Context: an optimization exercise on an open-source flow, tuned for small area. The choices shown serve that exercise and are no tape-out recipe.
At most, simulation tests tie the RTL to the original design; equivalence was not proved.
The series may have gaps, and a smaller design here may also do less where the tests do not look.
No functional check of the RTL was part of runs 3 and 4.

`run.sh`:
```
#!/bin/bash
# synth_recipe.tcl (not shown) runs the flow's synth.tcl, then flattens the netlist and writes it again
# the make line also repeats each setting of config.mk as NAME=value (left out here)
make -C /OpenROAD-flow-scripts/flow DESIGN_CONFIG=/design/flow/config.mk WORK_HOME=/design/flow/orfs CLKGATE_MAP_FILE= SYNTH_SCRIPT=/design/flow/synth_recipe.tcl finish
```
`config.mk`:
```
export PLATFORM = sky130hd
export DESIGN_NAME = conv3x3_engine
export DESIGN_NICKNAME = conv3x3_engine
export VERILOG_FILES = /design/flow/design.v
export SDC_FILE = /design/flow/constraint.sdc
export NUM_CORES = 4
export LEC_CHECK = 0
export CAP_MARGIN = 20
export CORE_MARGIN = 2
export CORE_UTILIZATION = 40
export SLEW_MARGIN = 20
```
`constraint.sdc`:
```
create_clock -name core_clock -period 10.0 [get_ports {clk}]
set_input_delay 2.0000 -clock core_clock [delete_from_list [all_inputs] [get_ports {clk}]]
set_output_delay 2.0000 -clock core_clock [all_outputs]
set_load 0.01 [all_outputs]
```
`design.v`:
```
`timescale 1ns / 1ps
module line_buffer #(
    parameter DATA_WIDTH = 16,
    parameter IMG_WIDTH  = 64
)(
    input  wire                     clk,
    input  wire                     rst_n,
    input  wire [DATA_WIDTH-1:0]    pixel_in,
    input  wire                     valid_in,
    output reg  [DATA_WIDTH-1:0]    row0,   
    output reg  [DATA_WIDTH-1:0]    row1,   
    output reg  [DATA_WIDTH-1:0]    row2,   
    output reg                      valid_out,
    output reg new_row  
);
    (* ram_style = "block" *)
    reg [DATA_WIDTH-1:0] linebuf1 [0:IMG_WIDTH-1];
    (* ram_style = "block" *)
    reg [DATA_WIDTH-1:0] linebuf2 [0:IMG_WIDTH-1];
    reg [$clog2(IMG_WIDTH)-1:0] col;
    reg [1:0] row_cnt;
    always @(posedge clk or negedge rst_n) begin
        if (!rst_n) begin
            col       <= 0;
            row_cnt   <= 0;
            valid_out <= 0;
            new_row   <= 0;    
            row0 <= 0;
            row1 <= 0;
            row2 <= 0;
        end
        else if (valid_in) begin
            row0 <= linebuf2[col];
            row1 <= linebuf1[col];
            row2 <= pixel_in;
            linebuf2[col] <= linebuf1[col];
            linebuf1[col] <= pixel_in;
            new_row <= 0;    
            if (col == IMG_WIDTH-1) begin
                col <= 0;
                new_row <= 1;  
                if (row_cnt < 2)
                    row_cnt <= row_cnt + 1;
            end
            else begin
                col <= col + 1;
            end
            if (row_cnt >= 2)
                valid_out <= 1;
            else
                valid_out <= 0;
        end
    end
endmodule
`timescale 1ns / 1ps
module sliding_window #(
    parameter DATA_WIDTH = 16
)(
    input  wire clk,
    input  wire rst_n,
    input  wire [DATA_WIDTH-1:0] row0,
    input  wire [DATA_WIDTH-1:0] row1,
    input  wire [DATA_WIDTH-1:0] row2,
    input  wire valid_in,
    input  wire new_row,
    output reg [DATA_WIDTH-1:0] w00, w01, w02,
    output reg [DATA_WIDTH-1:0] w10, w11, w12,
    output reg [DATA_WIDTH-1:0] w20, w21, w22,
    output reg valid_out
);
reg [1:0] col_cnt;
reg [DATA_WIDTH-1:0] s0_0, s0_1, s0_2;
reg [DATA_WIDTH-1:0] s1_0, s1_1, s1_2;
reg [DATA_WIDTH-1:0] s2_0, s2_1, s2_2;
always @(posedge clk or negedge rst_n)
begin
    if(!rst_n)
    begin
        col_cnt <= 0;
        valid_out <= 0;
        s0_0<=0; s0_1<=0; s0_2<=0;
        s1_0<=0; s1_1<=0; s1_2<=0;
        s2_0<=0; s2_1<=0; s2_2<=0;
    end
    else if(valid_in)
    begin
        w00 <= s0_0;
        w01 <= s0_1;
        w02 <= s0_2;
        w10 <= s1_0;
        w11 <= s1_1;
        w12 <= s1_2;
        w20 <= s2_0;
        w21 <= s2_1;
        w22 <= s2_2;
        s0_0 <= s0_1;
        s0_1 <= s0_2;
        s0_2 <= row0;
        s1_0 <= s1_1;
        s1_1 <= s1_2;
        s1_2 <= row1;
        s2_0 <= s2_1;
        s2_1 <= s2_2;
        s2_2 <= row2;
        if(col_cnt < 2)
            col_cnt <= col_cnt + 1;
        valid_out <= (col_cnt >= 2);
    end
    else
        valid_out <= 0;
end
endmodule
`timescale 1ns / 1ps
module weight_buffer #(
    parameter WR_DATA_W = 64,
    parameter DATA_W    = 16,
    parameter PAR       = 9,
    parameter ADDR_W    = 10,
    parameter DEPTH     = 1024
)(
    input  wire clk,
    input  wire rst_n,
    input  wire [WR_DATA_W-1:0] wr_data,
    input  wire                 wr_en,
    input  wire [ADDR_W-1:0]    wr_addr,
    input  wire [ADDR_W-1:0]    rd_addr,
    output reg  [PAR*DATA_W-1:0] weight_vec
);
reg [PAR*DATA_W-1:0] mem0;
always @(posedge clk)
begin
    if(wr_en)
    begin
        case(wr_addr)
        0: mem0[63:0]     <= wr_data;
        1: mem0[127:64]   <= wr_data;
        2: mem0[143:128]  <= wr_data[15:0];
        default: ;
        endcase
    end
end
always @(posedge clk or negedge rst_n)
begin
    if(!rst_n)
        weight_vec <= 0;
    else
        weight_vec <= (rd_addr == 0) ? mem0 : {PAR*DATA_W{1'b0}};
end
endmodule
`timescale 1ns / 1ps
module mac_unit #(
    parameter DATA_W = 16,
    parameter ACC_W  = 48
)(
    input  wire clk,
    input  wire rst_n,
    input  wire valid_in,
    input  wire signed [DATA_W-1:0] data_in,
    input  wire signed [DATA_W-1:0] weight_in,
    output reg  signed [ACC_W-1:0]  mac_out,
    output reg                      valid_out
);
    reg signed [DATA_W-1:0] data_reg;
    reg signed [DATA_W-1:0] weight_reg;
    reg                     valid_reg1;
    always @(posedge clk or negedge rst_n) begin
        if (!rst_n) begin
            data_reg   <= 0;
            weight_reg <= 0;
            valid_reg1 <= 0;
        end else begin
            data_reg   <= data_in;
            weight_reg <= weight_in;
            valid_reg1 <= valid_in;
        end
    end
    wire signed [2*DATA_W-1:0] mult_wire;
    assign mult_wire = data_reg * weight_reg;
    reg signed [2*DATA_W-1:0] mult_reg;
    reg                       valid_reg2;
    always @(posedge clk or negedge rst_n) begin
        if (!rst_n) begin
            mult_reg   <= 0;
            valid_reg2 <= 0;
        end else begin
            mult_reg   <= mult_wire;
            valid_reg2 <= valid_reg1;
        end
    end
    always @(posedge clk or negedge rst_n) begin
        if (!rst_n) begin
            mac_out   <= 0;
            valid_out <= 0;
        end else begin
            mac_out   <= {{(ACC_W-2*DATA_W){mult_reg[2*DATA_W-1]}}, mult_reg};
            valid_out <= valid_reg2;
        end
    end
endmodule
`timescale 1ns / 1ps
module mac_array #(
    parameter PAR     = 9,
    parameter DATA_W  = 16,
    parameter ACC_W   = 48
)(
    input  wire clk,
    input  wire rst_n,
    input  wire valid_in,
    input  wire signed [PAR*DATA_W-1:0] data_vec,
    input  wire signed [PAR*DATA_W-1:0] weight_vec,
    output wire signed [PAR*ACC_W-1:0]  mac_out,
    output wire                         valid_out
);
    genvar i;
    wire [PAR-1:0] valid_lane;
    generate
        for (i = 0; i < PAR; i = i + 1) begin : MAC_LANES
            mac_unit #(
                .DATA_W(DATA_W),
                .ACC_W (ACC_W)
            ) mac_inst (
                .clk       (clk),
                .rst_n     (rst_n),
                .valid_in  (valid_in),
                .data_in   (data_vec [i*DATA_W +: DATA_W]),
                .weight_in (weight_vec[i*DATA_W +: DATA_W]),
                .mac_out  (mac_out[i*ACC_W +: ACC_W]),
                .valid_out (valid_lane[i])
            );
        end
    endgenerate
    assign valid_out = valid_lane[PAR-1];
endmodule
`timescale 1ns / 1ps
module adder_tree_16 #(
    parameter PAR   = 9,
    parameter ACC_W = 48
)(
    input  wire clk,
    input  wire rst_n,
    input  wire valid_in,
    input  wire signed [PAR*ACC_W-1:0] in_vec,
    output reg  signed [ACC_W-1:0] sum_out,
    output reg                     valid_out
);
    reg signed [PAR*ACC_W-1:0] in_reg;
    reg valid_s0;
    always @(posedge clk or negedge rst_n) begin
        if (!rst_n) begin
            in_reg   <= 0;
            valid_s0 <= 0;
        end
        else begin
            in_reg   <= in_vec;
            valid_s0 <= valid_in;
        end
    end
    wire signed [ACC_W-1:0] s0 [0:PAR-1];
    genvar i;
    generate
        for (i = 0; i < PAR; i = i + 1) begin : UNPACK
            assign s0[i] = in_reg[i*ACC_W +: ACC_W];
        end
    endgenerate
    reg signed [ACC_W-1:0] s1 [0:4];
    reg valid_s1;
    always @(posedge clk or negedge rst_n) begin
        if (!rst_n) begin
            s1[0]<=0; s1[1]<=0; s1[2]<=0; s1[3]<=0; s1[4]<=0;
            valid_s1 <= 0;
        end
        else begin
            s1[0] <= s0[0] + s0[1];
            s1[1] <= s0[2] + s0[3];
            s1[2] <= s0[4] + s0[5];
            s1[3] <= s0[6] + s0[7];
            s1[4] <= s0[8];
            valid_s1 <= valid_s0;
        end
    end
    reg signed [ACC_W-1:0] s2 [0:2];
    reg valid_s2;
    always @(posedge clk or negedge rst_n) begin
        if (!rst_n) begin
            s2[0]<=0; s2[1]<=0; s2[2]<=0;
            valid_s2 <= 0;
        end
        else begin
            s2[0] <= s1[0] + s1[1];
            s2[1] <= s1[2] + s1[3];
            s2[2] <= s1[4];
            valid_s2 <= valid_s1;
        end
    end
    reg signed [ACC_W-1:0] s3 [0:1];
    reg valid_s3;
    always @(posedge clk or negedge rst_n) begin
        if (!rst_n) begin
            s3[0]<=0; s3[1]<=0;
            valid_s3 <= 0;
        end
        else begin
            s3[0] <= s2[0] + s2[1];
            s3[1] <= s2[2];
            valid_s3 <= valid_s2;
        end
    end
    always @(posedge clk or negedge rst_n) begin
        if (!rst_n) begin
            sum_out   <= 0;
            valid_out <= 0;
        end
        else begin
            sum_out   <= s3[0] + s3[1];
            valid_out <= valid_s3;
        end
    end
endmodule
`timescale 1ns / 1ps
module relu6 #(
    parameter DATA_W = 16,
    parameter FRAC_W = 8
)(
    input  wire signed [DATA_W-1:0] data_in,
    output wire signed [DATA_W-1:0] data_out
);
    localparam signed [DATA_W-1:0] SIX_QUANTIZED = 6 <<< FRAC_W;
    assign data_out = (data_in < 0)               ? 0 :
                      (data_in > SIX_QUANTIZED)   ? SIX_QUANTIZED :
                                                    data_in;
endmodule
`timescale 1ns / 1ps
module requantizer #(
    parameter ACC_W  = 48,
    parameter DATA_W = 16,
    parameter FRAC_W = 8
)(
    input  wire clk,
    input  wire rst_n,
    input  wire signed [ACC_W-1:0] sum_in,
    input  wire                    valid_in,
    input  wire signed [ACC_W-1:0] bias,
    output reg  signed [DATA_W-1:0] data_out,
    output reg                      valid_out
);
    reg signed [ACC_W-1:0] acc_reg;
    reg                    valid_acc;
    always @(posedge clk or negedge rst_n) begin
        if (!rst_n) begin
            acc_reg   <= 0;
            valid_acc <= 0;
        end else begin
            acc_reg   <= sum_in + bias;
            valid_acc <= valid_in;
        end
    end
    wire signed [ACC_W-1:0] shifted = acc_reg >>> FRAC_W;
    reg signed [DATA_W-1:0] sat;
    always @(*) begin
        if (shifted > $signed({1'b0, {(DATA_W-1){1'b1}}}))
            sat = {1'b0, {(DATA_W-1){1'b1}}};
        else if (shifted < $signed({1'b1, {(DATA_W-1){1'b0}}}))
            sat = {1'b1, {(DATA_W-1){1'b0}}};
        else
            sat = shifted[DATA_W-1:0];
    end
    wire signed [DATA_W-1:0] act;
    relu6 #(
        .DATA_W(DATA_W),
        .FRAC_W(FRAC_W)
    ) relu_inst (
        .data_in (sat),
        .data_out(act)
    );
    always @(posedge clk or negedge rst_n) begin
        if (!rst_n) begin
            data_out  <= 0;
            valid_out <= 0;
        end else begin
            data_out  <= act;
            valid_out <= valid_acc;
        end
    end
endmodule
`timescale 1ns / 1ps
module conv3x3_engine #(
    parameter DATA_W = 16,
    parameter ACC_W  = 48,
    parameter IMG_W  = 5,
    parameter PAR    = 9
)(
    input  wire clk,
    input  wire rst_n,
    input  wire [DATA_W-1:0] pixel_in,
    input  wire              valid_in,
    input  wire [63:0] wr_data,
    input  wire        wr_en,
    input  wire [9:0]  wr_addr,
    input  wire [9:0]  rd_addr,
    input  wire signed [ACC_W-1:0] bias,
    output wire signed [DATA_W-1:0] pixel_out,
    output wire                     valid_out
);
    wire [DATA_W-1:0] row0, row1, row2;
    wire lb_valid, lb_new_row;
    line_buffer #(
        .DATA_WIDTH(DATA_W),
        .IMG_WIDTH (IMG_W)
    ) lb_inst (
        .clk      (clk),
        .rst_n    (rst_n),
        .pixel_in (pixel_in),
        .valid_in (valid_in),
        .row0     (row0),
        .row1     (row1),
        .row2     (row2),
        .valid_out(lb_valid),
        .new_row  (lb_new_row)
    );
    reg lb_fire;
    always @(posedge clk or negedge rst_n) begin
        if (!rst_n)
            lb_fire <= 1'b0;
        else
            lb_fire <= valid_in;
    end
    wire [DATA_W-1:0] w00, w01, w02, w10, w11, w12, w20, w21, w22;
    wire sw_valid;
    sliding_window #(
        .DATA_WIDTH(DATA_W)
    ) sw_inst (
        .clk      (clk),
        .rst_n    (rst_n),
        .row0     (row0),
        .row1     (row1),
        .row2     (row2),
        .valid_in (lb_fire & lb_valid),
        .new_row  (lb_new_row),
        .w00(w00), .w01(w01), .w02(w02),
        .w10(w10), .w11(w11), .w12(w12),
        .w20(w20), .w21(w21), .w22(w22),
        .valid_out(sw_valid)
    );
    wire [PAR*DATA_W-1:0] weight_vec;
    weight_buffer #(
        .WR_DATA_W(64),
        .DATA_W   (DATA_W),
        .PAR      (PAR),
        .ADDR_W   (10),
        .DEPTH    (1024)
    ) wb_inst (
        .clk       (clk),
        .rst_n     (rst_n),
        .wr_data   (wr_data),
        .wr_en     (wr_en),
        .wr_addr   (wr_addr),
        .rd_addr   (rd_addr),
        .weight_vec(weight_vec)
    );
    wire [PAR*DATA_W-1:0] data_vec = {w22, w21, w20, w12, w11, w10, w02, w01, w00};
    wire [PAR*ACC_W-1:0]  mac_out;
    wire                  mac_valid;
    mac_array #(
        .PAR   (PAR),
        .DATA_W(DATA_W),
        .ACC_W (ACC_W)
    ) mac_inst (
        .clk       (clk),
        .rst_n     (rst_n),
        .valid_in  (sw_valid),
        .data_vec  (data_vec),
        .weight_vec(weight_vec),
        .mac_out   (mac_out),
        .valid_out (mac_valid)
    );
    wire signed [ACC_W-1:0] sum_out;
    wire                    sum_valid;
    adder_tree_16 #(
        .PAR  (PAR),
        .ACC_W(ACC_W)
    ) tree_inst (
        .clk      (clk),
        .rst_n    (rst_n),
        .valid_in (mac_valid),
        .in_vec   (mac_out),
        .sum_out  (sum_out),
        .valid_out(sum_valid)
    );
    requantizer #(
        .ACC_W (ACC_W),
        .DATA_W(DATA_W),
        .FRAC_W(8)
    ) rq_inst (
        .clk      (clk),
        .rst_n    (rst_n),
        .sum_in   (sum_out),
        .valid_in (sum_valid),
        .bias     (bias),
        .data_out (pixel_out),
        .valid_out(valid_out)
    );
endmodule
```
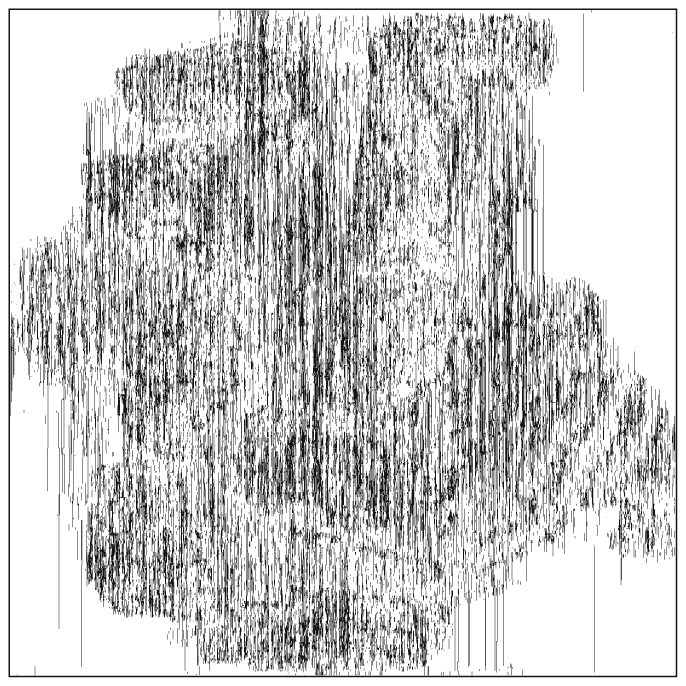
*Met2 routing, run 1*
Scale: 1 px per µm.
The layer holds 46% of the routed length. The layer carries 203 mm of wire. 15,954 nets have wire on it. The wires run mostly vertical. The longest straight run is 187 µm.
GR Util met2: 0.3237
vias: 106,500

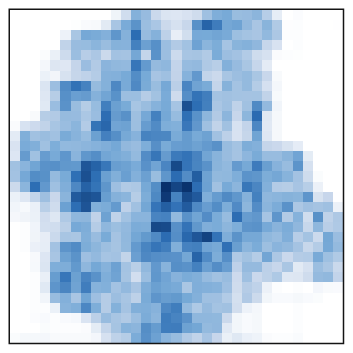
*Signal metal coverage by tile, run 1*
Scale: 0.5 px per µm. The die is cut into 33 by 33 equal tiles; white is low, dark blue is high, scaled to the fullest tile. Values are wire area over tile area, all layers added.
The densest ninth of the die: middle. The fullest tile reaches 0.47. 26% of the tiles are over half the peak.
DR WL/cell: 20.47 µm
All-Layer GR Usage: 0.2022

==> impl_metrics.py, run 1 <==
metrics = {
    "synth": {
        "yosysMostFrequentCell": "inv_1",
        "synth_simple_gate_area_frac": 0.1039,
        "synth.yosys.seq_area_share": 0.3687,
        "synth_seq_cells": 2491,
        "synthCells": 15370,
        "synth_top_area_frac": 0.2919,
        "avgSynthCellArea_um2": 11.39,
        "synth_compound_area_frac": 0.06754,
        "yosys.area.top_type": "dfrtp_1",
        "synth.distinct_cells": 98,
        "synth_fa_ha_area_frac": 0.3496,
        "synth_area_leaders": "dfrtp_1 29%, fa_1 27%, ha_1 7.9%, edfxtp_1 7.7%, inv_1 5.9%",
        "netlist_area_um2": 175100,
        "yosys.area_share.xor_xnor": 0.03176,
        "synth_enable_flop_cells": 448,
        "synth_top_family_by_area": "adder cells",
        "synthTopCellsByCount": "2,765 x inv_1, 2,366 x fa_1, 2,043 x dfrtp_1",
        "synthFlopType": "dfrtp_1",
        "synth.mux.area_fraction": 0.01046,
        "synth-warning-count": 12,
        "synth_async_sr_flop_share": 0.8202,
    },
    "setup_path": {
        "critPathSlowestCell": "dfrtp_1",
        "critical_path_class": "flop to flop",
        "r2r_setup_slack_ns": 2.94,
        "cp.required_ns": 10.77,
        "cp_cell_sequence": "and2_1 > fa_1 > inv_1 > fa_1 > fa_1 > inv_1 > fa_1 > fa_1 > inv_1 > fa_1 > inv_1 > ha_1 > a21o_1 > a21oi_1 > or2_2 > o311ai_1 > o41ai_2 > o21ai_1 > o41a_1 > a211oi_1 > a21oi_1 > xnor2_1",
        "path_buf_inv": 4,
        "crit_top_cell": "fa_1",
        "r2r-end": "mac_inst.MAC_LANES[2].mac_inst.mult_reg[31]",
        "rr_worst_depth": 22,
        "cp-startpoint": "mac_inst.MAC_LANES[2].mac_inst.data_reg[7]",
        "cp_data_arrival_time_ns": 7.84,
        "start_kind": "flop",
        "worst_r2r_startpoint": "mac_inst.MAC_LANES[2].mac_inst.data_reg[7]",
        "endpoint": "mac_inst.MAC_LANES[2].mac_inst.mult_reg[31]",
        "critPathMaxStageDelay_ns": 0.82,
        "worstSetupPathDepth": 22,
        "crit_path_max_fanout": 16,
        "cp-end-kind": "flop",
        "path_delay_family": "adder cells",
    },
    "timing": {
        "period_minus_slack_ns": 7.065,
        "rsz0062_at_grt": "no",
        "skew_ns": 0.05362,
        "tightest_slew_ns": 1.123,
        "drv_slew": 0,
        "finalSetupViolCount": 0,
        "setup_tns_ns": 0,
        "slew_headroom": 0.2510,
        "worst_slack_ns": 2.935,
        "fin_crit_sh": 0.7065,
        "hold_violations": 0,
        "clock.fmax_mhz": 141.5,
    },
    "cts": {
        "ctsHoldBuffers": 0,
        "numClockSinks": 2491,
        "clkLatencyLatePin_ns": 0.95,
        "clockBufferDepth": 4,
        "htree_levels": 5,
        "cts-buffers-inserted": 276,
        "cts_tree": "done",
        "cts_resized": 0,
        "cts_setup_buffers": 0,
        "path_clk_slew_ns": 0.07,
        "cts_root_buf": "clkbuf_16",
    },
    "floorplanning": {
        "die-area_um2": 443100,
        "rows": 243,
        "dieWidth_um": 665.7,
        "core_um2": 436900,
        "die_h_um": 665.7,
        "initial_core_util": 0.4008,
    },
    "route": {
        "wl_met1_um": 196100,
        "finalWirelength_um": 439500,
        "post-route-drc-count": 0,
        "via_per_inst": 4.959,
        "drt_iter0_drc": 7510,
        "drt-pass1-iter-count": 6,
        "wl_met3_um": 26950,
        "highest-signal-layer": "met5",
        "met2_wirelength_um": 203400,
        "detail-route-antenna-nets": 0,
    },
    "status": {
        "status": "timing/DRC/antenna clean",
    },
    "finish": {
        "layout_common_cells": "2,765 x inv_1, 2,366 x fa_1, 2,043 x dfrtp_1, 1,321 x nand2_1, 1,280 x and2_1",
        "drive_gt1_frac": 0.04690,
        "fin_nets": 19100,
        "utilization": 0.4406,
        "mostFrequentLayoutCell": "inv_1",
        "final_cells": 21470,
        "area_growth_pct": 9.931,
    },
    "grt": {
        "grt_pass1_wl_um": 686000,
        "grt_pass1_vias": 112700,
        "antenna_found_initial": 48,
        "grt_max_degree": 179,
        "grt-ovfl-total": 0,
    },
    "placed_design": {
        "dp_hpwl_um": 345100,
        "gp_congestion": 0.8844,
        "pre_cts_ws_ns": 3.011,
        "dpl.cell_count": 20950,
    },
    "worst_hold_path": {
        "holdCritPathClass": "flop to flop",
        "hold_depth": 0,
        "holdPathEnd": "tree_inst.valid_s2",
        "min-delay-start": "tree_inst.valid_s1",
    },
    "flow_run": {
        "max-cap-violations": 0,
    },
}
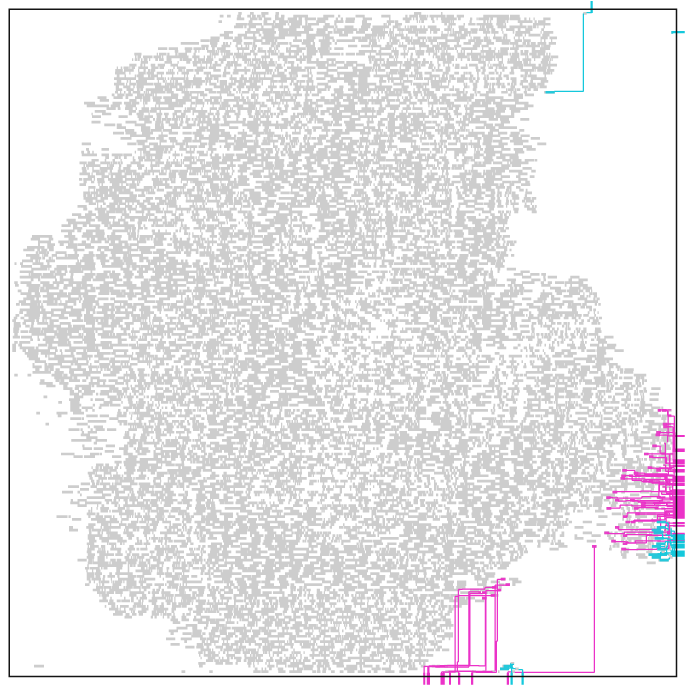
*I/O nets highlighted, run 1*
Scale: 1 px per µm.
Key: magenta = bias [bits 48, direction input, end cells 48, buffers 48, wire 3,370 µm]; cyan = pixel_out [bits 16, direction output, end cells 16, buffers 15, wire 332 µm]
IO Pins: 169
number of buffers added on ports: 167

-- run 1: cell type report --
type	count	area [µm²]
antenna	22	55.05
clock buffer	381	7895
clock inverter	119	1446
fill	40400	244400
inverter	2766	10380
multi-input combinational	9710	98730
sequential	2491	64580
tap	5757	7203
timing repair buffer	226	2231
-- run 1: per-layer routing --
metal | vias to the layer above | GRT usage
met4 | 26 | 0.05592
met3 | 552 | 0.03624
met2 | 2473 | 0.3237
met5 | - | 0
met1 | 55000 | 0.2830
li1 | 48420 | -
-- run 1: per-stage QoR --
step           hold slack [ns]  area, µm²
2_1_floorplan           0.3306     175100
3_3_place_gp            0.3309     183100
3_5_place_dp            0.3344     183100
4_1_cts                 0.3179     192500
5_1_grt                 0.3313     192500
6_report                0.3192     192500
==> run 2: changes to the inputs <==
==> design.v (replaced) <==
`timescale 1ns / 1ps
module conv3x3_engine (
    input  wire clk,
    input  wire rst_n,
    input  wire [15:0] pixel_in,
    input  wire        valid_in,
    input  wire [63:0] wr_data,
    input  wire        wr_en,
    input  wire [9:0]  wr_addr,
    input  wire [9:0]  rd_addr,
    input  wire signed [47:0] bias,
    output reg  signed [15:0] pixel_out,
    output reg                valid_out
);
    reg [3:0] cnt;
    always @(posedge clk or negedge rst_n)
        if (!rst_n) cnt <= 4'd0;
        else if (valid_in && cnt != 4'd13) cnt <= cnt + 4'd1;
    reg [15:0] h [0:12];
    integer i;
    always @(posedge clk)
        if (valid_in) begin
            h[0] <= pixel_in;
            for (i = 1; i < 13; i = i + 1) h[i] <= h[i-1];
        end
    reg [143:0] W;
    always @(posedge clk)
        if (wr_en) begin
            if (wr_addr == 10'd0) W[63:0]    <= wr_data;
            if (wr_addr == 10'd1) W[127:64]  <= wr_data;
            if (wr_addr == 10'd2) W[143:128] <= wr_data[15:0];
        end
    wire rd0 = (rd_addr == 10'd0);
    wire first = (cnt == 4'd12);
    wire [15:0] x0 = first ? 16'd0 : h[12];
    wire [15:0] x3 = first ? 16'd0 : h[7];
    wire [15:0] x6 = first ? 16'd0 : h[2];
    wire [143:0] xv = {h[0], h[1], x6, h[5], h[6], x3, h[10], h[11], x0};
    reg signed [47:0] acc;
    integer k;
    always @(*) begin
        acc = bias;
        for (k = 0; k < 9; k = k + 1)
            acc = acc + (rd0 ? $signed(xv[16*k +: 16]) * $signed(W[16*k +: 16]) : 48'sd0);
    end
    wire signed [47:0] q = acc >>> 8;
    wire [15:0] res = q < 0 ? 16'd0 : (q > 48'sd1536 ? 16'd1536 : q[15:0]);
    always @(posedge clk) pixel_out <= res;
    always @(posedge clk or negedge rst_n)
        if (!rst_n) valid_out <= 1'b0;
        else valid_out <= valid_in && cnt >= 4'd12;
endmodule
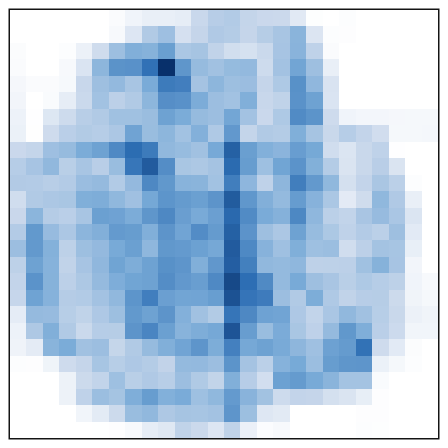
*Signal metal coverage by tile, run 2*
The die is cut into 26 by 26 equal tiles; white is low, dark blue is high, scaled to the fullest tile. Values are wire area over tile area, all layers added.
The emptiest ninth of the die: top right. The fullest tile reaches 0.62. 18% of the tiles are nearly empty. The densest ninth of the die: middle. The mean over all tiles is 0.19.
All-Layer GR Usage: 0.2482
DR WL/cell: 19.51 µm

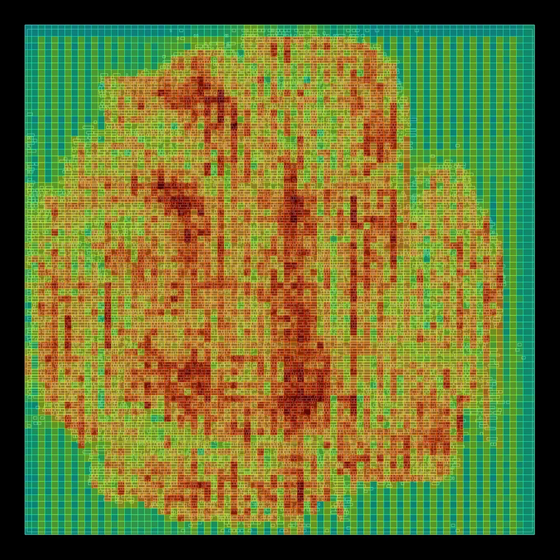
*Track usage over the die, run 2*
met3 Usage GRT: 0.03126
GR Util met2: 0.3974
final core utilization: 0.4919
M1 GR Usage: 0.3402

==> run 2 against run 1 <==
Net effect: now fails the layout checks on negative setup slack; global-route usage grew 4.6 points; final area shrank 30%; sequential cell count shrank 2118; worst hold slack gained 0.098 ns; critical path type unchanged; largest cell class unchanged; critical endpoint is now pixel_out[4]; first-iteration DRC count shrank 27%; highest routed layer unchanged.
==> impl_metrics.py, run 2 <==
metrics = {
    "placed_design": {
        "gp_congestion": 0.9876,
        "dpl.cell_count": 16880,
        "dpl-instance-area_um2": 131400,
        "dp_hpwl_um": 294200,
        "numPortBuffers": 168,
        "pre_cts_ws_ns": -3.308,
    },
    "route": {
        "dr_total_vias": 82410,
        "highest-signal-layer": "met5",
        "wl_met1_um": 142500,
        "drt-pass1-iter-count": 8,
        "drt_iter0_drc": 5452,
        "via_per_inst": 4.833,
        "post-route-drc-count": 0,
        "finalWirelength_um": 332700,
        "detail-route-antenna-nets": 0,
        "wl_met3_um": 21150,
        "met2_wirelength_um": 152300,
    },
    "floorplanning": {
        "rows": 192,
        "tapCellCount": 3686,
        "core_um2": 274100,
        "dieWidth_um": 529.3,
        "initial_core_util": 0.4027,
        "top_level_ports": 169,
        "die_h_um": 529.3,
        "die-area_um2": 280200,
    },
    "setup_path": {
        "crit_path_max_fanout": 8,
        "r2r_setup_slack_ns": -2.88,
        "path_buf_inv": 12,
        "critPathMaxStageDelay_ns": 0.74,
        "cp-startpoint": "h[5][6]",
        "cp_data_arrival_time_ns": 13.57,
        "cp-end-kind": "flop",
        "critical_path_class": "flop to flop",
        "start_kind": "flop",
        "path_delay_family": "adder cells",
        "worst_r2r_startpoint": "h[5][6]",
        "r2r-end": "pixel_out[4]",
        "crit_top_cell": "fa_1",
        "worstSetupPathDepth": 49,
        "endpoint": "pixel_out[4]",
        "rr_worst_depth": 49,
        "cp.required_ns": 10.69,
        "critPathSlowestCell": "fa_2",
    },
    "finish": {
        "clock_cell_area_share": 0.01483,
        "fin_area_um2": 134800,
        "num-multi-input-gates": 7687,
        "fin_nets": 16940,
        "largest_cell_class": "multi-input combinational cells",
        "nFlopsAndLatches": 373,
        "regMostFlops": "h",
        "layout_common_cells": "2,967 x inv_1, 2,665 x fa_1, 1,924 x buf_4, 1,362 x nand2_1, 761 x ha_1",
        "antennaDiodeCount": 6,
        "area_growth_pct": 22.13,
        "largest_reg_flops": 208,
        "buffers": 2200,
        "n_fill_cell": 25750,
        "seq_area_frac": 0.08170,
        "inverters_excl_clock": 2990,
        "nClkBuffers": 63,
        "drive_gt1_frac": 0.1770,
        "multi_input_area_um2": 87780,
        "multi_input_area_share": 0.6511,
        "area_share_nonclk_buffers": 0.1348,
        "mostFrequentLayoutCell": "inv_1",
        "ff_latch_area_um2": 11020,
        "final_cells": 17050,
    },
    "cts": {
        "clkLatencyLatePin_ns": 0.77,
        "ctsHoldBuffers": 0,
        "htree_levels": 2,
        "cts_tree": "done",
        "clockBufferDepth": 3,
        "cts-buffers-inserted": 58,
        "cts_root_buf": "clkbuf_16",
        "numClockSinks": 373,
        "path_clk_slew_ns": 0.06,
    },
    "timing": {
        "clock.fmax_mhz": 77.64,
        "drv_slew": 0,
        "setup_tns_ns": -31.27,
        "rsz0062_at_grt": "yes",
        "finalSetupViolCount": 11,
        "fin_crit_sh": 1.288,
        "period_minus_slack_ns": 12.88,
        "worst_slack_ns": -2.881,
        "tightest_slew_ns": 0.9392,
        "holdWs_ns": 0.4171,
        "slew_headroom": 0.3739,
        "skew_ns": 0.05989,
        "hold_violations": 0,
    },
    "worst_hold_path": {
        "holdPathEnd": "h[10][14]",
        "hold_depth": 0,
        "holdCritPathClass": "flop to flop",
        "min-delay-start": "h[9][14]",
    },
    "synth": {
        "netlist_area_um2": 110400,
        "synth_enable_flop_cells": 352,
        "synth.distinct_cells": 88,
        "yosysMostFrequentCell": "inv_1",
        "yosys.area.top_type": "fa_1",
        "synthTopCellsByCount": "2,989 x inv_1, 2,683 x fa_1, 1,375 x nand2_1",
        "synth_async_sr_flop_share": 0.01340,
        "synthCells": 11420,
        "avgSynthCellArea_um2": 9.666,
        "synth.yosys.seq_area_share": 0.09979,
        "synth_area_leaders": "fa_1 49%, inv_1 10%, edfxtp_1 9.6%, ha_1 9.0%, nand2_1 4.7%",
        "synth_seq_cells": 373,
        "synthFlopType": "edfxtp_1",
        "synth-warning-count": 2,
        "synth_top_area_frac": 0.4866,
    },
    "grt": {
        "grt-ovfl-total": 0,
        "busiest_layer": "met2",
        "antenna_found_initial": 17,
        "grt_pass1_wl_um": 527800,
        "grt_pass1_vias": 89600,
        "grt_max_degree": 99,
    },
    "status": {
        "status": "failed layout checks",
        "violatedChecks": "negative setup slack",
    },
    "flow_run": {
        "max-cap-violations": 0,
    },
}
==> run 2: changes by cell type in the layout (fill, tap and decap cells not counted), moves of 114 or more <==
cell,delta
mux2_2,-159
a21o_1,-235
a21oi_1,-325
ha_1,-345
and2_1,-536
nor2_1,-161
xnor2_1,-248
inv_1,+202
and3_1,+281
dfrtp_1,-2038
o21ai_0,-114
clkbuf_16,-223
fa_1,+299
buf_4,+1874
==> run 2: cell families (layout without fill, tap and decap cells) <==
| logic type | after synthesis | count (layout) | synth area share |
|---|---|---|---|
| other | 1 | 11 | 0.00003397 |
| multiplexers | 5 | 5 | 0.0004647 |
| adder cells (fa/ha/maj) | 3473 | 3473 | 0.5761 |
| flip-flops | 373 | 373 | 0.09979 |
| AO/OA/AOI/OAI | 683 | 683 | 0.03991 |
| buffers and inverters | 3364 | 5300 | 0.1145 |
| XOR/XNOR | 331 | 331 | 0.02626 |
| AND/OR/NAND/NOR | 3190 | 3190 | 0.1429 |
==> run 2: what timing repair did <==
item | in CTS | in global routing
gates cloned | 2 | 3
setup buffers | 42 | 18
pin swaps | 84 | 63
endpoints found under the setup margin | 11 | 11
resized for setup | 114 | 115
==> run 3: too many edits to list; what changed since run 2 <==
design.v: 52 -> 4331 lines; modules unchanged: 0
  csa_fa: new, 10 lines
  csa_ha: new, 9 lines
  conv3x3_engine: edited, 51 -> 4310 lines
==> module csa_fa as of run 3 <==
module csa_fa (
    input  wire a,
    input  wire b,
    input  wire c,
    output wire s,
    output wire co
);
    assign s  = a ^ b ^ c;
    assign co = (a & b) | (c & (a ^ b));
endmodule
==> module csa_ha as of run 3 <==
module csa_ha (
    input  wire a,
    input  wire b,
    output wire s,
    output wire co
);
    assign s  = a ^ b;
    assign co = a & b;
endmodule
--- a/config.mk
+++ b/config.mk
@@ -10,2 +10,4 @@
 export CORE_UTILIZATION = 40
 export SLEW_MARGIN = 20
+export SYNTH_HIERARCHICAL = 1
+export SYNTH_MINIMUM_KEEP_SIZE = 0
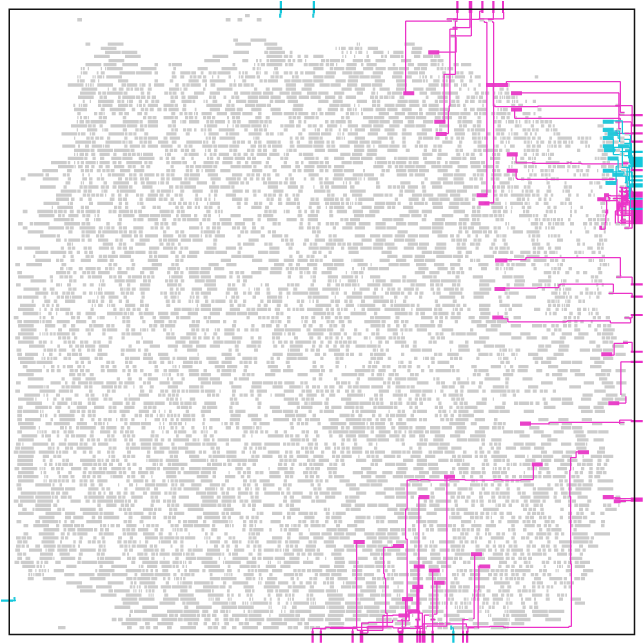
*I/O nets highlighted, run 3*
Scale: 1.5 px per µm.
Key: cyan = pixel_out [bits 16, direction output, end cells 16, buffers 11, wire 300 µm]; magenta = bias [bits 48, direction input, end cells 47, buffers 48, wire 3,430 µm]
number of buffers added on ports: 163

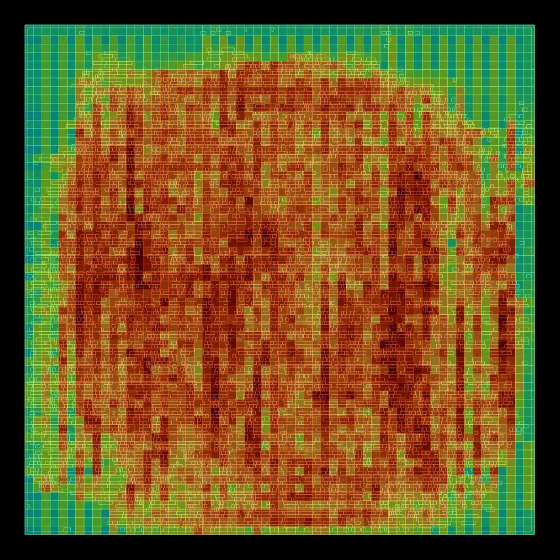
*Track usage over the die, run 3*
GR Util met2: 0.5702
Top Usage Layer GRT: met2
met3 Usage GRT: 0.1503
final core utilization: 0.4816

==> run 3 against run 2 <==
Net effect: the run now finishes clean; sequential cell count shrank 3; routed wire length grew 0.69%; synthesized area is 39% lower; maximum frequency is 31% higher; via count decreased by 32%; synthesized cell count is 46% lower; global-route usage increased by 13 points; critical path type unchanged.
==> impl_metrics.py, run 3 <==
metrics = {
    "timing": {
        "hold_violations": 0,
        "tightest_slew_ns": 1.150,
        "drv_slew": 0,
        "worst_slack_ns": 0.1677,
        "period_minus_slack_ns": 9.832,
        "fin_crit_sh": 0.9832,
        "clock.fmax_mhz": 101.7,
        "rsz0062_at_grt": "yes",
        "finalSetupViolCount": 0,
        "setup_tns_ns": 0,
        "holdWs_ns": 0.4022,
        "slew_headroom": 0.2331,
    },
    "flow_run": {
        "max-cap-violations": 0,
    },
    "floorplanning": {
        "die_h_um": 415.9,
        "die-area_um2": 172900,
        "tapCellCount": 2218,
        "rows": 151,
        "initial_core_util": 0.4017,
        "dieWidth_um": 415.9,
        "top_level_ports": 169,
        "core_um2": 168900,
    },
    "synth": {
        "synth_top_family_by_area": "adder cells",
        "synth.yosys.seq_area_share": 0.1615,
        "avgSynthCellArea_um2": 11.03,
        "yosys.area.top_type": "fa_1",
        "synthCells": 6153,
        "netlist_area_um2": 67850,
        "synth_area_leaders": "fa_1 39%, edfxtp_1 16%, xnor2_1 13%, a22oi_1 11%, clkbuf_1 3.1%",
        "synth_async_sr_flop_share": 0.01622,
        "yosysMostFrequentCell": "fa_1",
        "synth.distinct_cells": 89,
        "synth.mux.area_fraction": 0.01820,
        "synth_compound_area_frac": 0.1414,
        "synthTopCellsByCount": "1,335 x fa_1, 1,044 x xnor2_1, 1,016 x a22oi_1",
        "synth-warning-count": 7,
        "synth_enable_flop_cells": 352,
        "synth_seq_cells": 370,
        "synth_fa_ha_area_frac": 0.4171,
        "synth_simple_gate_area_frac": 0.07352,
    },
    "placed_design": {
        "dpl-instance-area_um2": 78110,
        "pre_cts_ws_ns": -0.5916,
        "dp_hpwl_um": 288600,
        "gp_congestion": 1.111,
    },
    "route": {
        "drt_iter0_drc": 7398,
        "finalWirelength_um": 335000,
        "post-route-drc-count": 0,
        "wire_per_inst_um": 37.54,
        "dr_total_vias": 55810,
        "detail-route-antenna-nets": 0,
        "via_per_inst": 6.254,
    },
    "setup_path": {
        "cp-end-kind": "flop",
        "cp_data_arrival_time_ns": 10.39,
        "start_kind": "flop",
        "critPathSlowestCell": "fa_1",
        "cp.required_ns": 10.56,
        "worst_r2r_startpoint": "rd0",
        "cp-startpoint": "rd0",
        "critPathMaxStageDelay_ns": 0.62,
        "crit_top_cell": "fa_1",
    },
    "grt": {
        "grt-ovfl-total": 0,
        "grt_max_degree": 86,
        "track_usage": 0.3825,
        "grt_pass1_vias": 56940,
        "antenna_found_initial": 17,
        "grt_pass1_wl_um": 456400,
    },
    "finish": {
        "layout_common_cells": "1,229 x fa_1, 1,028 x xnor2_1, 988 x a22oi_1, 831 x buf_4, 352 x edfxtp_1",
        "n_fill_cell": 15490,
        "fin_nets": 8271,
        "nFlopsAndLatches": 370,
        "multi_input_area_share": 0.6736,
        "regMostFlops": "W",
        "ff_latch_area_um2": 10960,
        "clock_cell_area_share": 0.02290,
        "area_growth_pct": 19.89,
        "nClkBuffers": 56,
        "drive_gt1_frac": 0.2101,
        "num-multi-input-gates": 4974,
        "fin_area_um2": 81350,
        "largest_cell_class": "multi-input combinational cells",
        "buffers": 1135,
        "final_cells": 8924,
        "area_share_nonclk_buffers": 0.1286,
        "multi_input_area_um2": 54800,
        "antennaDiodeCount": 5,
    },
    "cts": {
        "clockBufferDepth": 3,
        "cts_setup_buffers": 4,
        "cts-buffers-inserted": 51,
        "numClockSinks": 370,
        "clkLatencyLatePin_ns": 0.72,
        "cts_tree": "done",
        "htree_levels": 2,
        "cts_resized": 13,
        "path_clk_slew_ns": 0.07,
        "cts_root_buf": "clkbuf_16",
        "ctsHoldBuffers": 0,
    },
    "status": {
        "status": "timing/DRC/antenna clean",
    },
    "worst_hold_path": {
        "min-delay-start": "h8[8]",
        "holdCritPathClass": "flop to flop",
    },
}
-- run 3: cell types whose count changed in the layout (fill, tap and decap cells not counted), sizes merged, moves of 664 or more --
cell / before / now
xnor2: 233 / 1044
fa: 2683 / 1335
inv: 2998 / 138
buf: 2030 / 970
ha: 790 / 126
nand2: 1375 / 249
a22oi: 3 / 1016
-- run 3: routing by layer --
| metal | global-route usage | up-vias | wire length (µm) |
|---|---|---|---|
| met2 | 0.5702 | 4021 | 143300 |
| met5 | 0 | - | 57 |
| met4 | 0.1835 | 12 | 20330 |
| met3 | 0.1503 | 740 | 46460 |
| li1 | - | 22050 | - |
| met1 | 0.4849 | 28990 | 124800 |
-- run 3: final timing paths --
path / endpoint / slack, ns / cells past startpoint
max in group asynchronous: cnt[0] / 8.22 / 1
min reg2reg: h9[8] / 0.40 / 0
max: q[10] / 0.17 / 28
min: h9[8] / 0.40 / 0
min in group asynchronous: valid_out / 1.55 / 1
max reg2reg: q[10] / 0.17 / 28
-- run 3: worst max-delay path, delay by kind of cell (launching register included) --
family          cells  cell delay, ns
fa+ha+maj          11            5.62
simple gates        7            1.59
compound gates      4            1.02
buf+inv             5            0.87
flops               1            0.38
xor+xnor            1            0.17
==> run 4: changes to the inputs <==
--- a/design.v
+++ b/design.v
@@ -4308,6 +4308,8 @@
     wire s2723, c2724;
     csa_fa u_s2723 (.a(bias[34]), .b(c2586), .c(c2654), .s(s2723), .co(c2724));
-    wire [36:0] ra = {1'b1, c2724, c2722, c2720, c2718, c2716, c2714, c2712, c2710, c2708, c2706, c2704, c2702, c2700, c2698, c2696, c2694, c2692, c2690, c2688, c2686, c2684, c2682, c2680, c2678, c2676, c2674, c2672, c2670, c2668, c2666, c2664, c2662, c2660, c2658, c2656, s2655};
-    wire [36:0] rb = {1'b0, 1'b1, s2723, s2721, s2719, s2717, s2715, s2713, s2711, s2709, s2707, s2705, s2703, s2701, s2699, s2697, s2695, s2693, s2691, s2689, s2687, s2685, s2683, s2681, s2679, s2677, s2675, s2673, s2671, s2669, s2667, s2665, s2663, s2661, s2659, s2657, s2455};
+    wire [36:0] ra_d = {1'b1, c2724, c2722, c2720, c2718, c2716, c2714, c2712, c2710, c2708, c2706, c2704, c2702, c2700, c2698, c2696, c2694, c2692, c2690, c2688, c2686, c2684, c2682, c2680, c2678, c2676, c2674, c2672, c2670, c2668, c2666, c2664, c2662, c2660, c2658, c2656, s2655};
+    wire [36:0] rb_d = {1'b0, 1'b1, s2723, s2721, s2719, s2717, s2715, s2713, s2711, s2709, s2707, s2705, s2703, s2701, s2699, s2697, s2695, s2693, s2691, s2689, s2687, s2685, s2683, s2681, s2679, s2677, s2675, s2673, s2671, s2669, s2667, s2665, s2663, s2661, s2659, s2657, s2455};
+    reg  [36:0] ra, rb;
+    always @(posedge clk) begin ra <= ra_d; rb <= rb_d; end
     wire [36:0] V = ra + rb;
     wire [12:0] bh = bias[47:35];
@@ -4326,6 +4328,12 @@
     always @(posedge clk) q <= res;
     assign pixel_out = {5'd0, q};
+    reg v1;
     always @(posedge clk or negedge rst_n)
-        if (!rst_n) valid_out <= 1'b0;
-        else        valid_out <= valid_in && cnt >= 4'd12;
+        if (!rst_n) begin
+            v1 <= 1'b0;
+            valid_out <= 1'b0;
+        end else begin
+            v1 <= valid_in && cnt >= 4'd12;
+            valid_out <= v1;
+        end
 endmodule
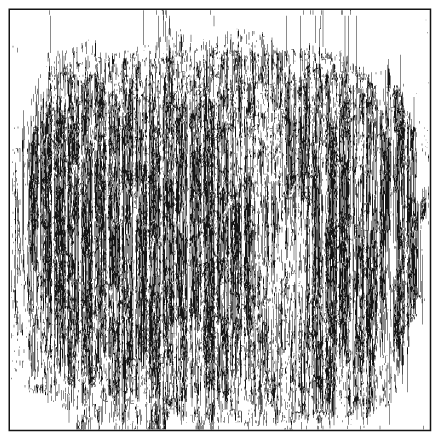
*Met2 routing, run 4*
Scale: 1 px per µm.
The layer holds 41% of the routed length. The longest straight run is 150 µm. The layer carries 136 mm of wire. The wires run mostly vertical.

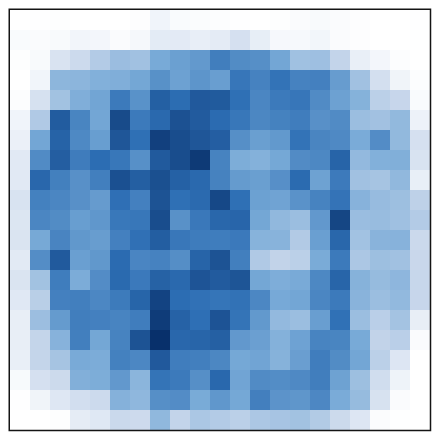
*Signal metal coverage by tile, run 4*
Scale: 1 px per µm. The die is cut into 21 by 21 equal tiles; white is low, dark blue is high, scaled to the fullest tile. Values are wire area over tile area, all layers added.
All-Layer GR Usage: 0.3755
vias: 53,590
Routed WL: 331,900 µm

==> run 4 against run 3 <==
Net effect: critical path depth shrank 12; sequential share of layout area grew 3.1 points; maximum frequency grew 19%; sequential cell count grew 72; critical path type unchanged; critical endpoint is now rb[20]; highest routed layer unchanged.
==> impl_metrics.py, run 4 <==
metrics = {
    "placed_design": {
        "dpl.cell_count": 8217,
        "dp_hpwl_um": 268200,
        "dpl-instance-area_um2": 72670,
        "numPortBuffers": 163,
        "gp_congestion": 1.065,
        "pre_cts_ws_ns": 1.864,
    },
    "synth": {
        "synth_async_sr_flop_share": 0.01584,
        "synth_fa_ha_area_frac": 0.4094,
        "yosysMostFrequentCell": "fa_1",
        "avgSynthCellArea_um2": 11.10,
        "synthCells": 6229,
        "synth_seq_cells": 442,
        "synth_compound_area_frac": 0.1393,
        "netlist_area_um2": 69130,
        "synth.distinct_cells": 75,
        "synth.yosys.seq_area_share": 0.1795,
        "synth_simple_gate_area_frac": 0.06954,
        "synth_area_leaders": "fa_1 39%, edfxtp_1 15%, xnor2_1 13%, a22oi_1 11%, clkbuf_1 3.1%",
        "yosys.area.top_type": "fa_1",
        "synthFlopType": "edfxtp_1",
        "synth.mux.area_fraction": 0.01817,
        "yosys.area_share.xor_xnor": 0.1390,
        "synth_top_family_by_area": "adder cells",
        "synth_top_area_frac": 0.3866,
        "synth-warning-count": 7,
        "synthTopCellsByCount": "1,335 x fa_1, 1,048 x xnor2_1, 1,016 x a22oi_1",
        "synth_enable_flop_cells": 352,
    },
    "finish": {
        "layout_common_cells": "1,335 x fa_1, 1,046 x xnor2_1, 1,016 x a22oi_1, 352 x edfxtp_1, 254 x nand2_1",
        "n_fill_cell": 16120,
        "utilization": 0.4348,
        "regMostFlops": "W",
        "drive_gt1_frac": 0.06930,
        "fin_area_um2": 74670,
        "final_cells": 8330,
        "area_growth_pct": 8.016,
        "largest_reg_flops": 144,
        "mostFrequentLayoutCell": "fa_1",
        "fin_nets": 7582,
    },
    "grt": {
        "antenna_found_initial": 11,
        "grt_pass1_vias": 53200,
        "grt-ovfl-total": 0,
        "grt_pass1_wl_um": 451800,
        "grt_max_degree": 65,
    },
    "cts": {
        "path_clk_slew_ns": 0.07,
        "cts_root_buf": "clkbuf_16",
        "cts_resized": 0,
        "cts_setup_buffers": 0,
        "numClockSinks": 442,
        "htree_levels": 2,
        "cts-buffers-inserted": 58,
        "ctsHoldBuffers": 0,
        "clockBufferDepth": 3,
        "cts_tree": "done",
        "clkLatencyLatePin_ns": 0.78,
    },
    "timing": {
        "rsz0062_at_grt": "no",
        "drv_slew": 0,
        "fin_crit_sh": 0.8291,
        "setup_tns_ns": 0,
        "skew_ns": 0.1206,
        "period_minus_slack_ns": 8.291,
        "holdWs_ns": 0.3527,
        "hold_violations": 0,
        "slew_headroom": 0.1832,
        "finalSetupViolCount": 0,
        "clock.fmax_mhz": 120.6,
        "worst_slack_ns": 1.709,
        "tightest_slew_ns": 1.225,
    },
    "setup_path": {
        "crit_path_max_fanout": 64,
        "crit_top_cell": "fa_1",
        "cp_data_arrival_time_ns": 8.84,
        "path_buf_inv": 3,
        "cp-end-kind": "flop",
        "path_delay_family": "adder cells",
        "rr_worst_depth": 16,
        "critPathSlowestCell": "dfxtp_4",
        "critPathMaxStageDelay_ns": 0.78,
        "critical_path_class": "flop to flop",
        "cp-startpoint": "rd0",
        "worstSetupPathDepth": 16,
        "worst_r2r_startpoint": "rd0",
        "r2r-end": "rb[20]",
        "cp.required_ns": 10.55,
        "start_kind": "flop",
        "endpoint": "rb[20]",
        "cp_cell_sequence": "buf_4 > and2_1 > ha_1 > nand2b_1 > inv_2 > xnor2_1 > inv_1 > fa_1 > fa_1 > fa_1 > fa_1 > fa_1 > fa_1 > fa_1 > fa_1 > fa_1",
        "r2r_setup_slack_ns": 1.71,
    },
    "route": {
        "drt_iter0_drc": 7720,
        "post-route-drc-count": 0,
        "wire_per_inst_um": 39.85,
        "detail-route-antenna-nets": 0,
        "drt-pass1-iter-count": 8,
        "via_per_inst": 6.433,
    },
    "floorplanning": {
        "core_um2": 171700,
        "top_level_ports": 169,
        "dieWidth_um": 419.7,
        "die-area_um2": 176200,
        "initial_core_util": 0.4025,
        "rows": 152,
        "die_h_um": 419.7,
    },
    "worst_hold_path": {
        "hold_depth": 0,
        "holdPathEnd": "valid_out",
        "min-delay-start": "v1",
        "holdCritPathClass": "flop to flop",
    },
    "flow_run": {
        "max-cap-violations": 0,
    },
    "status": {
        "status": "timing/DRC/antenna clean",
    },
}
[run 4: changes by cell type after synthesis, sizes merged, moves of 5 or more]
cell,delta
o21a,+6
nand2,+6
o31ai,+5
o21bai,+5
nor3,+6
nor4b,+5
a21o,-6
dfxtp,+71
or3,-6
buf,-11
nand3,-11
clkbuf,+16
[run 4: final cells by class]
cell class / count / area (µm²) / area share
clock buffer: 66 / 1513 / 0.02026
clock inverter: 42 / 420.4 / 0.005630
multi-input combinational: 4974 / 53760 / 0.7200
tap: 2310 / 2890 / 0.03871
antenna: 3 / 7.507 / 0.0001005
inverter: 126 / 473.0 / 0.006334
timing repair buffer: 367 / 3196 / 0.04280
sequential: 442 / 12410 / 0.1662
[run 4: metal layers]
| metal | routed length [µm] | share of wire | vias up | GRT usage |
|---|---|---|---|---|
| met5 | 35 | 0.00011 | - | 0 |
| met4 | 16510 | 0.050 | 6 | 0.1514 |
| met3 | 51390 | 0.15 | 689 | 0.1763 |
| met2 | 135900 | 0.41 | 4202 | 0.5313 |
| met1 | 128100 | 0.39 | 27970 | 0.4926 |
| li1 | - | - | 20720 | - |
==> run 5: too many edits to list; what changed since run 4 <==
design.v: 4339 -> 5486 lines; modules unchanged: 2
  pp_sel3: new, 11 lines
  conv3x3_engine: edited, 4318 -> 5453 lines
==> module pp_sel3 as of run 5 <==
module pp_sel3 (
    input  wire a,
    input  wire p,
    input  wire b,
    input  wire q,
    input  wire c,
    input  wire r,
    output wire y
);
    assign y = ~((a & p) | (b & q) | (c & r));
endmodule
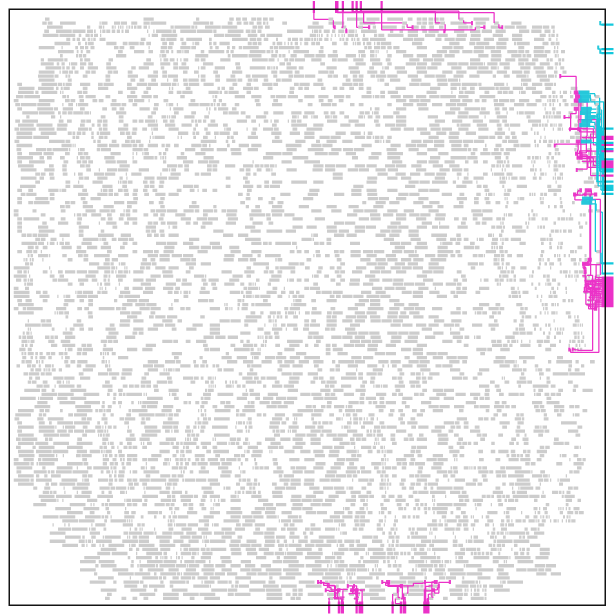
*I/O nets highlighted, run 5*
Scale: 1.5 px per µm.
Key: magenta = bias [bits 48, direction input, end cells 64, buffers 48, wire 2,030 µm]; cyan = pixel_out [bits 16, direction output, end cells 16, buffers 11, wire 541 µm]

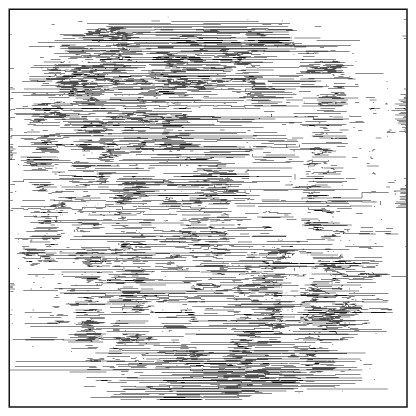
*M3 wires, run 5*
Scale: 1 px per µm.
1,709 nets have wire on it. The longest straight run is 292 µm.

==> run 5 against run 4 <==
Net effect: synthesized area shrank 11%; still clean on timing, DRC and antenna; critical path depth increased by 8; utilization grew 2.8 points; largest cell class unchanged.
==> impl_metrics.py, run 5 <==
metrics = {
    "synth": {
        "yosysMostFrequentCell": "fa_1",
        "synth-warning-count": 7,
        "synthCells": 4701,
        "synth_top_area_frac": 0.4211,
        "synth.distinct_cells": 75,
        "synthTopCellsByCount": "1,295 x fa_1, 1,224 x a222oi_1, 352 x edfxtp_1",
        "avgSynthCellArea_um2": 13.10,
        "yosys.area.top_type": "fa_1",
        "synth_area_leaders": "fa_1 42%, a222oi_1 20%, edfxtp_1 17%, ha_1 4.0%, dfxtp_1 2.7%",
        "synth_async_sr_flop_share": 0.01584,
        "synthFlopType": "edfxtp_1",
        "netlist_area_um2": 61570,
        "synth_enable_flop_cells": 352,
        "synth.yosys.seq_area_share": 0.2015,
        "synth_seq_cells": 442,
    },
    "finish": {
        "seq_area_frac": 0.1759,
        "nClkBuffers": 71,
        "final_cells": 7354,
        "inverters_excl_clock": 240,
        "fin_area_um2": 70550,
        "fin_nets": 6907,
        "ff_latch_area_um2": 12410,
        "area_share_nonclk_buffers": 0.05246,
        "area_growth_pct": 14.59,
        "buffers": 438,
        "drive_gt1_frac": 0.08899,
        "mostFrequentLayoutCell": "fa_1",
        "nFlopsAndLatches": 442,
        "largest_reg_flops": 144,
        "antennaDiodeCount": 9,
        "n_fill_cell": 14000,
        "clock_cell_area_share": 0.02910,
        "regMostFlops": "W",
        "layout_common_cells": "1,295 x fa_1, 1,224 x a222oi_1, 352 x edfxtp_1, 266 x buf_4, 248 x nor2_1",
        "largest_cell_class": "multi-input combinational cells",
        "num-multi-input-gates": 4084,
        "multi_input_area_share": 0.6935,
        "multi_input_area_um2": 48930,
        "utilization": 0.4628,
    },
    "route": {
        "drt_iter0_drc": 17350,
        "wire_per_inst_um": 49.80,
        "met2_wirelength_um": 151900,
        "wl_met3_um": 55960,
        "drt-pass1-iter-count": 29,
        "finalWirelength_um": 366200,
        "detail-route-antenna-nets": 0,
        "via_per_inst": 7.860,
        "highest-signal-layer": "met5",
        "wl_met1_um": 122800,
        "post-route-drc-count": 0,
        "dr_total_vias": 57800,
    },
    "grt": {
        "antenna_found_initial": 18,
        "grt_max_degree": 141,
        "track_usage": 0.4591,
        "busiest_layer": "met2",
        "grt_pass1_vias": 57020,
        "use_met2": 0.6657,
        "grt-ovfl-total": 0,
        "grtUsageMet3": 0.1826,
        "grt_util_met1": 0.5522,
        "grt_pass1_wl_um": 492300,
    },
    "cts": {
        "clkLatencyLatePin_ns": 0.73,
        "clockBufferDepth": 3,
        "path_clk_slew_ns": 0.06,
        "cts_root_buf": "clkbuf_16",
        "htree_levels": 2,
        "cts_tree": "done",
        "cts_resized": 0,
        "ctsHoldBuffers": 0,
        "numClockSinks": 442,
        "cts-buffers-inserted": 59,
        "cts_setup_buffers": 0,
    },
    "setup_path": {
        "worst_r2r_startpoint": "W[1]",
        "critPathMaxStageDelay_ns": 0.76,
        "r2r-end": "rb[23]",
        "cp.required_ns": 10.58,
        "rr_worst_depth": 24,
        "start_kind": "flop",
        "critPathSlowestCell": "edfxtp_1",
        "cp-end-kind": "flop",
        "path_buf_inv": 1,
        "path_delay_family": "adder cells",
        "cp_cell_sequence": "ha_1 > inv_1 > fa_1 > nor2b_1 > o21ai_0 > a21boi_0 > o21ai_0 > a21boi_0 > o2111ai_1 > nand3_1 > or4_1 > nand2_1 > xnor2_1 > a222oi_1 > fa_1 > fa_1 > fa_1 > fa_1 > fa_1 > fa_1 > fa_1 > fa_1 > fa_1 > fa_1",
        "crit_path_max_fanout": 18,
        "crit_top_cell": "fa_1",
        "cp_data_arrival_time_ns": 9.70,
        "critical_path_class": "flop to flop",
        "r2r_setup_slack_ns": 0.88,
    },
    "worst_hold_path": {
        "hold_depth": 0,
        "holdCritPathClass": "flop to flop",
        "min-delay-start": "v1",
        "holdPathEnd": "valid_out",
    },
    "timing": {
        "tightest_slew_ns": 1.291,
        "hold_violations": 0,
        "holdWs_ns": 0.3537,
        "rsz0062_at_grt": "no",
        "drv_slew": 0,
        "clock.fmax_mhz": 109.7,
        "period_minus_slack_ns": 9.119,
        "slew_headroom": 0.1329,
        "finalSetupViolCount": 0,
        "fin_crit_sh": 0.9119,
        "setup_tns_ns": 0,
        "worst_slack_ns": 0.8807,
        "skew_ns": 0.03234,
    },
    "placed_design": {
        "gp_congestion": 1.080,
        "numPortBuffers": 163,
        "dp_hpwl_um": 295300,
        "dpl-instance-area_um2": 68420,
        "pre_cts_ws_ns": 1.079,
        "dpl.cell_count": 7229,
    },
    "floorplanning": {
        "die_h_um": 396.3,
        "tapCellCount": 2030,
        "initial_core_util": 0.4039,
        "rows": 143,
        "die-area_um2": 157100,
        "dieWidth_um": 396.3,
        "top_level_ports": 169,
        "core_um2": 152400,
    },
    "flow_run": {
        "max-cap-violations": 0,
    },
    "status": {
        "status": "timing/DRC/antenna clean",
    },
}
[run 5: changes by cell type in the layout (fill, tap and decap cells not counted), sizes merged, moves of 86 or more]
cell and delta:
conb +86, xnor2 -974, a222oi +1224, mux2i -115, and2 -135, a22oi -1014, nand2 -140, inv +115
[run 5: how the worst max path moves through the flow]
stage	startpoint	end	slack [ns]	depth (start not counted)
after floorplan	W[0]	rb[18]	2.06	24
after global placement	W[2]	rb[23]	1.15	23
after detailed placement	W[1]	rb[23]	1.08	24
after CTS	W[1]	rb[23]	1.05	24
after global routing	W[48]	rb[18]	0.56	25
final	W[1]	rb[23]	0.88	24
[run 5: per-module statistics from Yosys (local to each module, per instance)]
module	area (µm²)	flops+latches	copies in the design	cells inside
csa_ha	12.51	0	24	1
conv3x3_engine	23270	442	1	2167
pp_sel3	10.01	0	1224	1
csa_fa	20.02	0	1286	1
[run 5: logic make-up after synthesis]
family / synth area share
other cells: 0.0001220
fa+ha+maj: 0.4607
xor+xnor: 0.01479
mux: 0.001402
compound gates: 0.2366
simple gates: 0.06826
flops: 0.2015
buf+inv: 0.01660

## Gallery

Track usage over the die.
Plate I
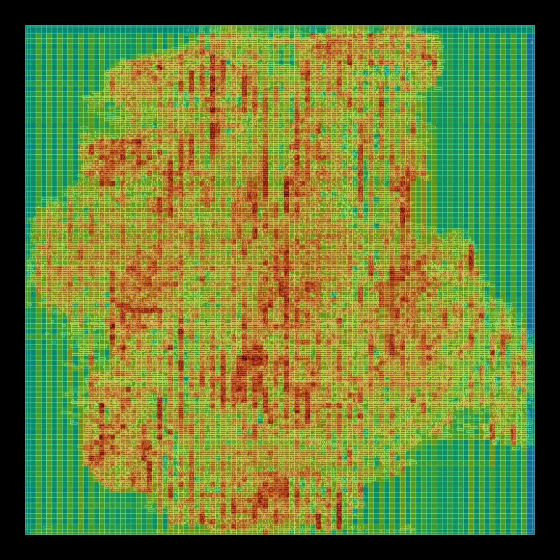
Plate II
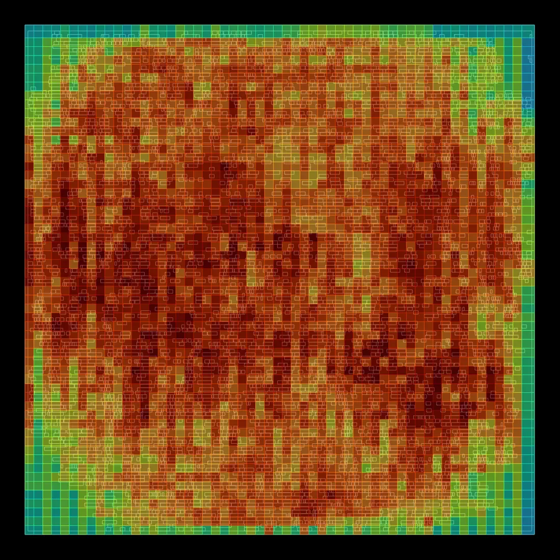
Plate III
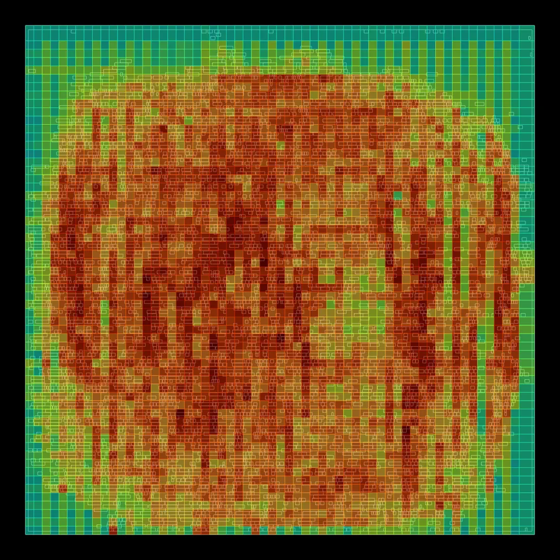
- Plate II = run 5
- Plate I = run 1
- Plate III = run 4


==> notes/layouts.md <==
Pictures saved along the way, in no particular order.

Met2 routing.
Scale: 1 px per µm.
(a)
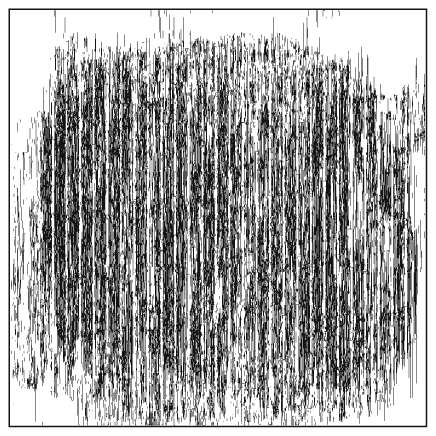
(b)
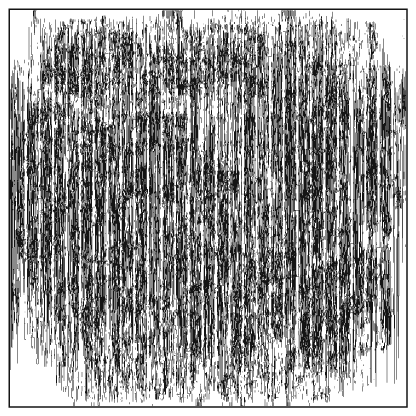
For run 5, see (b).
For run 3, see (a).

Key to (b):
The layer holds 41% of the routed length. The wires run mostly vertical. 6,193 nets have wire on it.

## static timing again, ports no longer ideal
No port has a modelled driver above. Below, the same layouts with a new extraction and two added sets of constraints.
Step 1 assumes that a clkbuf_16 drives the clock port and a buf_2 every other input.
Step 2, shift: input delay + t, output delay - t, t = (earliest + latest rising clock arrival at the registers) / 2. This alone moves slack from input paths to output paths.
a / b / c = no drivers / after step 1 / after step 2; a / b = the first two.
run | t, ns | setup WS [ns] | worst setup path after step 2
run 1 | 1.024 | 2.935 / 2.935 / 2.935 | register to register
run 2 | 0.844 | -2.881 / -2.881 / -2.881 | register to register
run 3 | 0.790 | 0.168 / 0.168 / -0.303 | input to register
run 4 | 0.808 | 1.709 / 1.709 / 1.709 | register to register
run 5 | 0.808 | 0.881 / 0.881 / 0.881 | register to register
Met with ideal ports but missed after step 2: setup timing in run 3. For run 3, which loses most, drivers alone change the setup slack by 0.000 ns; drivers and shift together by -0.471 ns.
